From an optimization exercise on the open Yosys and OpenROAD flow, aimed at small area; shortcuts taken in it are not production practice. Function was checked by simulation only, so behaviour that the tests miss may differ from the original.

==> images/gates.png <==
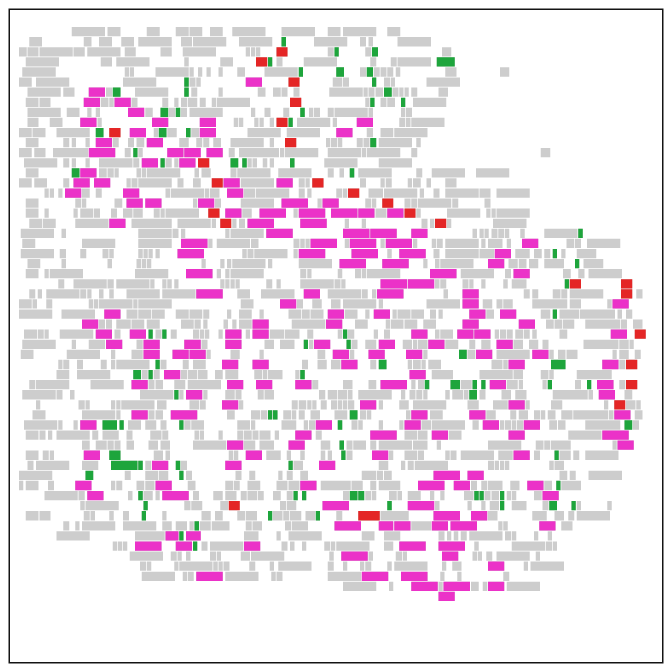
==> images/ff_map.png <==
The bar under the picture is 50 µm long.
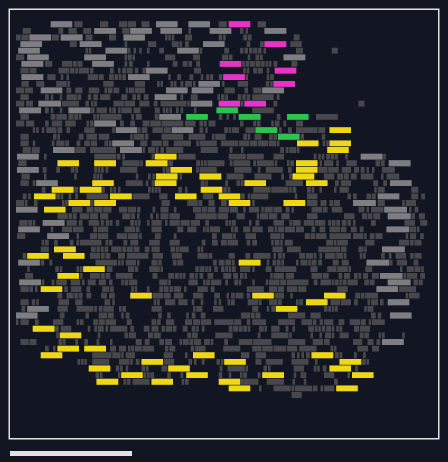
==> images/layers.png <==
Two of the layers only.
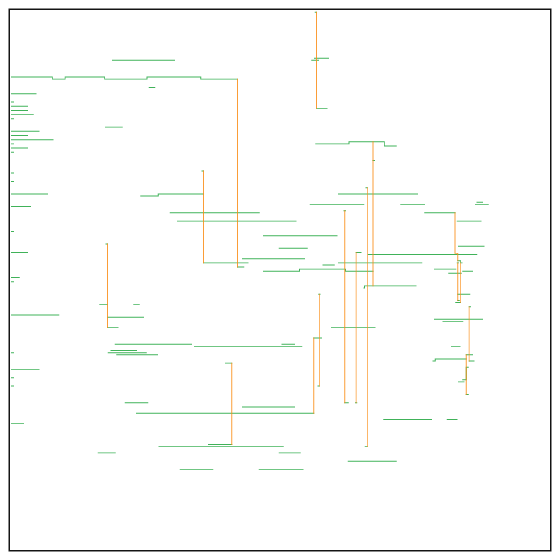
==> images/sizing.png <==
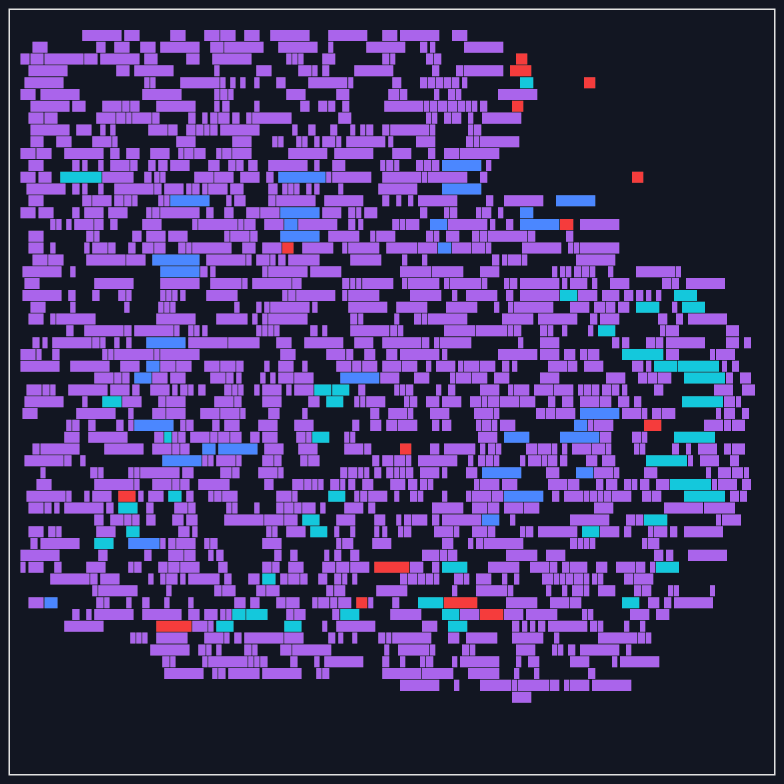
==> design.v <==
`timescale 1ns / 1ps
module top_module(
    input wire clk,
    input wire rst,
    input wire SWr,
    input wire Sig,     
    input wire Wr,      
    output wire [7:0] RR_int_ms,
    output wire [7:0] HIGH,
    output wire [7:0] NORMAL,
    output wire [7:0] LOW,
    output wire VT,     
    output wire VF      
);
    localparam integer WINDOW_SIZE = 8;
    localparam [7:0] VT_THRESHOLD = 8'd40;         
    localparam [7:0] VF_VARIABILITY = 8'd40;       
    localparam [7:0] VF_RATE_THRESHOLD = 8'd60;    
    localparam integer VT_CONSEC_COUNT = 4;        
    reg swr_reg;
    reg sig_reg, sig_reg_d1;
    reg wr_reg;
    wire sig_posedge;
    assign sig_posedge = sig_reg & ~sig_reg_d1;
    always @(posedge clk or posedge rst) begin
        if (rst) begin
            swr_reg <= 1'b0;
            sig_reg <= 1'b0;
            sig_reg_d1 <= 1'b0;
            wr_reg <= 1'b0;
        end else begin
            swr_reg <= SWr;
            sig_reg <= Sig;
            sig_reg_d1 <= sig_reg;
            wr_reg <= Wr;
        end
    end
    reg [7:0] interval_counter;
    reg [7:0] captured_interval;
    always @(posedge clk or posedge rst) begin
        if (rst) begin
            interval_counter <= 8'b0;
            captured_interval <= 8'b0;
        end else begin
            if (sig_posedge) begin
                captured_interval <= interval_counter;
                interval_counter <= 8'b1;  
            end else begin
                interval_counter <= interval_counter + 1'b1;
            end
        end
    end
    reg [7:0] rr_window [0:WINDOW_SIZE-1];
    integer i;
    always @(posedge clk or posedge rst) begin
        if (rst) begin
            for (i = 0; i < WINDOW_SIZE; i = i + 1) rr_window[i] <= 8'b0;
        end else if (sig_posedge) begin
            for (i = WINDOW_SIZE-1; i > 0; i = i - 1) begin
                rr_window[i] <= rr_window[i-1];
            end
            rr_window[0] <= captured_interval;
        end
    end
    reg [7:0] consec_short;
    reg vt_flag;
    always @(posedge clk or posedge rst) begin
        if (rst) begin
            consec_short <= 8'b0;
            vt_flag <= 1'b0;
        end else if (sig_posedge) begin
            if (captured_interval < VT_THRESHOLD) begin
                consec_short <= consec_short + 1'b1;
            end else begin
                consec_short <= 8'b0;
            end
            if (consec_short + 1 >= VT_CONSEC_COUNT && captured_interval < VT_THRESHOLD) begin
                vt_flag <= 1'b1;
            end else begin
                if (captured_interval >= VT_THRESHOLD)
                    vt_flag <= 1'b0;
            end
        end
    end
    reg [7:0] win_max, win_min;
    reg [15:0] win_sum;
    integer j;
    always @(*) begin
        win_max = rr_window[0];
        win_min = rr_window[0];
        win_sum = 16'd0;
        for (j = 0; j < WINDOW_SIZE; j = j + 1) begin
            if (rr_window[j] > win_max) win_max = rr_window[j];
            if (rr_window[j] < win_min) win_min = rr_window[j];
            win_sum = win_sum + rr_window[j];
        end
    end
    reg [7:0] max_rr, min_rr;
    reg [15:0] sum_rr;  
    reg vf_flag;
    always @(posedge clk or posedge rst) begin
        if (rst) begin
            max_rr <= 8'd0;
            min_rr <= 8'd255;
            sum_rr <= 16'd0;
            vf_flag <= 1'b0;
        end else if (sig_posedge) begin
            max_rr <= win_max;
            min_rr <= win_min;
            sum_rr <= win_sum;
            if ((max_rr - min_rr) > VF_VARIABILITY) begin
                if ((sum_rr >> 3) < VF_RATE_THRESHOLD) begin
                    vf_flag <= 1'b1;
                end else begin
                    vf_flag <= 1'b0;
                end
            end else begin
                vf_flag <= 1'b0;
            end
        end
    end
    reg [7:0] max_reg;
    reg [7:0] high_out, normal_out, low_out;
    localparam [7:0] INIT_MAX = 8'd1;
    always @(posedge clk or posedge rst) begin
        if (rst) begin
            max_reg <= INIT_MAX;
            high_out <= 8'b0;
            normal_out <= 8'b0;
            low_out <= 8'b0;
        end else begin
            if (wr_reg && captured_interval > max_reg) max_reg <= captured_interval;
            if (sig_posedge && captured_interval > 0) begin
                if (captured_interval >= (max_reg - (max_reg >> 2))) begin
                    high_out <= captured_interval;
                    normal_out <= 8'b0;
                    low_out <= 8'b0;
                end else if (captured_interval > (max_reg >> 2)) begin
                    high_out <= 8'b0;
                    normal_out <= captured_interval;
                    low_out <= 8'b0;
                end else begin
                    high_out <= 8'b0;
                    normal_out <= 8'b0;
                    low_out <= captured_interval;
                end
            end
        end
    end
    assign RR_int_ms = captured_interval;
    assign HIGH = high_out;
    assign NORMAL = normal_out;
    assign LOW = low_out;
    assign VT = vt_flag;
    assign VF = vf_flag;
endmodule
==> run.sh <==
#!/bin/bash
# synth_recipe.tcl (not shown) runs the flow's synth.tcl, then flattens the netlist and writes it again
# the make line also repeats each setting of config.mk as NAME=value (left out here)
make -C /OpenROAD-flow-scripts/flow DESIGN_CONFIG=/design/flow/config.mk WORK_HOME=/design/flow/orfs CLKGATE_MAP_FILE= SYNTH_SCRIPT=/design/flow/synth_recipe.tcl finish
==> config.mk <==
export PLATFORM = sky130hd
export DESIGN_NAME = top_module
export DESIGN_NICKNAME = top_module
export VERILOG_FILES = /design/flow/design.v
export SDC_FILE = /design/flow/constraint.sdc
export NUM_CORES = 4
export LEC_CHECK = 0
export CAP_MARGIN = 20
export CORE_MARGIN = 2
export CORE_UTILIZATION = 40
export SLEW_MARGIN = 20
==> constraint.sdc <==
create_clock -name core_clock -period 20.0 [get_ports {clk}]
set_input_delay 4.0000 -clock core_clock [delete_from_list [all_inputs] [get_ports {clk}]]
set_output_delay 4.0000 -clock core_clock [all_outputs]
set_load 0.01 [all_outputs]
==> results.py <==
metrics = {
    "layout": {
        "fin_nets": 1524,
        "multi_input_area_um2": 7460,
        "clk_share_pct": 4.66,
        "final_area_um2": 13200,
        "inv_count": 131,
        "sh_seq_area_pct": 28.0,
        "area.growth.synth_to_final_pct": 11.5,
        "largest_reg_flops": 64,
        "final_common_cell": "nand2_1",
        "n_all_buffers": 44,
        "layout_common_cells": "nand2_1 (192), o21ai_0 (145), dfrtp_1 (138)",
        "multi_input_area_share_pct": 56.7,
        "drive_above_1_share_pct": 6.68,
        "nMultiInputCombCells": 994,
    },
    "flow_run": {
        "drv_cap": 0,
    },
    "worst_setup_path": {
        "end_kind": "flop",
        "setup.worst_path.start": "rr_window[0][7]",
        "critPathTopFamily": "compound AO/OA/AOI/OAI gates",
        "ff2ff_path_depth": 65,
        "cp.required_ns": 20.27,
        "r2r_slack_ns": 4.33,
        "crit_path_max_fanout": 16,
        "slowest_delay_ns": 0.65,
    },
    "global_routing": {
        "grt_use_met2_pct": 31.6,
        "grt_usage_pct": 20.0,
        "antenna_found_initial": 0,
        "use_met3_pct": 2.90,
        "top_usage_layer": "met2",
        "grt_pass1_wl_mm": 49.0,
        "globalRouteOverflowTotal": 0,
    },
    "yosys": {
        "synthFlopType": "dfrtp_1",
        "synth_top_family_by_area": "adder cells",
        "avgSynthCellArea_um2": 9.00,
        "yosys.area_share.simple_pct": 14.2,
        "synth_common_cells": "nand2_1 (192), o21ai_0 (145), dfrtp_1 (138)",
        "synth_most_common_cell": "nand2_1",
        "synthMuxAreaShare_pct": 5.21,
        "synth-edff-count": 0,
        "synth_top_area_share_pct": 29.2,
        "syn-num-nets": 1502,
    },
    "sta": {
        "fin_setup_tns_ns": 0,
        "clock_skew_ns": 0.0174,
        "tightestPinTransition_ns": 0.911,
        "hold_viol": 0,
        "maxSlewHeadroom_pct": 39.3,
        "holdWs_ns": 0.438,
        "fin_crit_sh_pct": 78.3,
        "timing.final.crit_period_ns": 15.67,
        "timing.final.ws_setup_ns": 4.33,
    },
    "detailed_routing": {
        "top_layer": "met4",
        "drt_wl_total_mm": 29.2,
        "met2WireLength_mm": 13.2,
        "drtPass1Iterations": 5,
        "viasPerCell": 5.42,
        "num_vias": 9392,
    },
    "clock_network": {
        "h-tree-depth": 4,
        "cts_tree": "built",
        "cts_resized": 0,
        "clk_latency_ns": 0.44,
        "cts_sinks": 147,
        "cts-buffers-inserted": 17,
        "postCtsSetupBuffers": 0,
    },
    "place": {
        "place_ws_ns": 4.44,
        "post_dp_cell_area_um2": 12600,
        "place_congestion": 0.813,
    },
    "floorplan": {
        "taps": 384,
    },
    "hold_path": {
        "hp-class": "flop to flop",
        "hp-start": "sig_reg",
        "min_path_cells": 0,
    },
    "outcome": {
        "status": "finished clean",
    },
}
-- gates.png (at the start) --
nor cells: shown in green, cells 93, where widely spread. fa/ha/maj cells: shown in magenta, cells 187. xor and xnor cells: shown in red, cells 25.

-- ff_map.png (at the start) --
`rr_window`: shown in yellow, flops 64. `consec_short`: shown in magenta, flops 8, where top middle. `sum_rr`: shown in green, flops 6, where top middle.

-- layers.png (at the start) --
M4: shown in orange, wire length 546 µm. M3: shown in green, wire length 1,040 µm.

-- sizing.png (at the start) --
x2: shown in cyan, cells 43, share 3.2%, most used mux2_2. x1 and smaller: shown in purple, cells 1,258, share 93%, most used nand2_1. x6 and larger: shown in blue, cells 32, share 2.4%, most used clkbuf_16. x3 and x4: shown in red, cells 15, share 1.1%, most used buf_4.

==> afterwards: timing with drivers on the ports <==
How much do the figures lean on ideal ports? The routed layout below was timed once more, with nothing changed but the port constraints.
Step 1, drivers: a clkbuf_16 drives clk and a buf_2 each remaining input, both assumed.
Step 2 adds t to the input delays and takes it off the output delays; t is the mean of the earliest and latest rising clock arrival at the registers after step 1. Input paths then give back, and output paths get back, about the clock's delay inside the block.
a / b / c = no drivers / after step 1 / after step 2; a / b = the first two.
t (ns): 0.475
setup WS [ns]: 4.331 / 4.331 / 4.331
slew at the worst register clock pin (ns): 0.08 / 0.08
After both steps setup and hold are still met in this run. For this run, drivers alone change the setup slack by 0.000 ns; drivers and shift together by 0.000 ns.
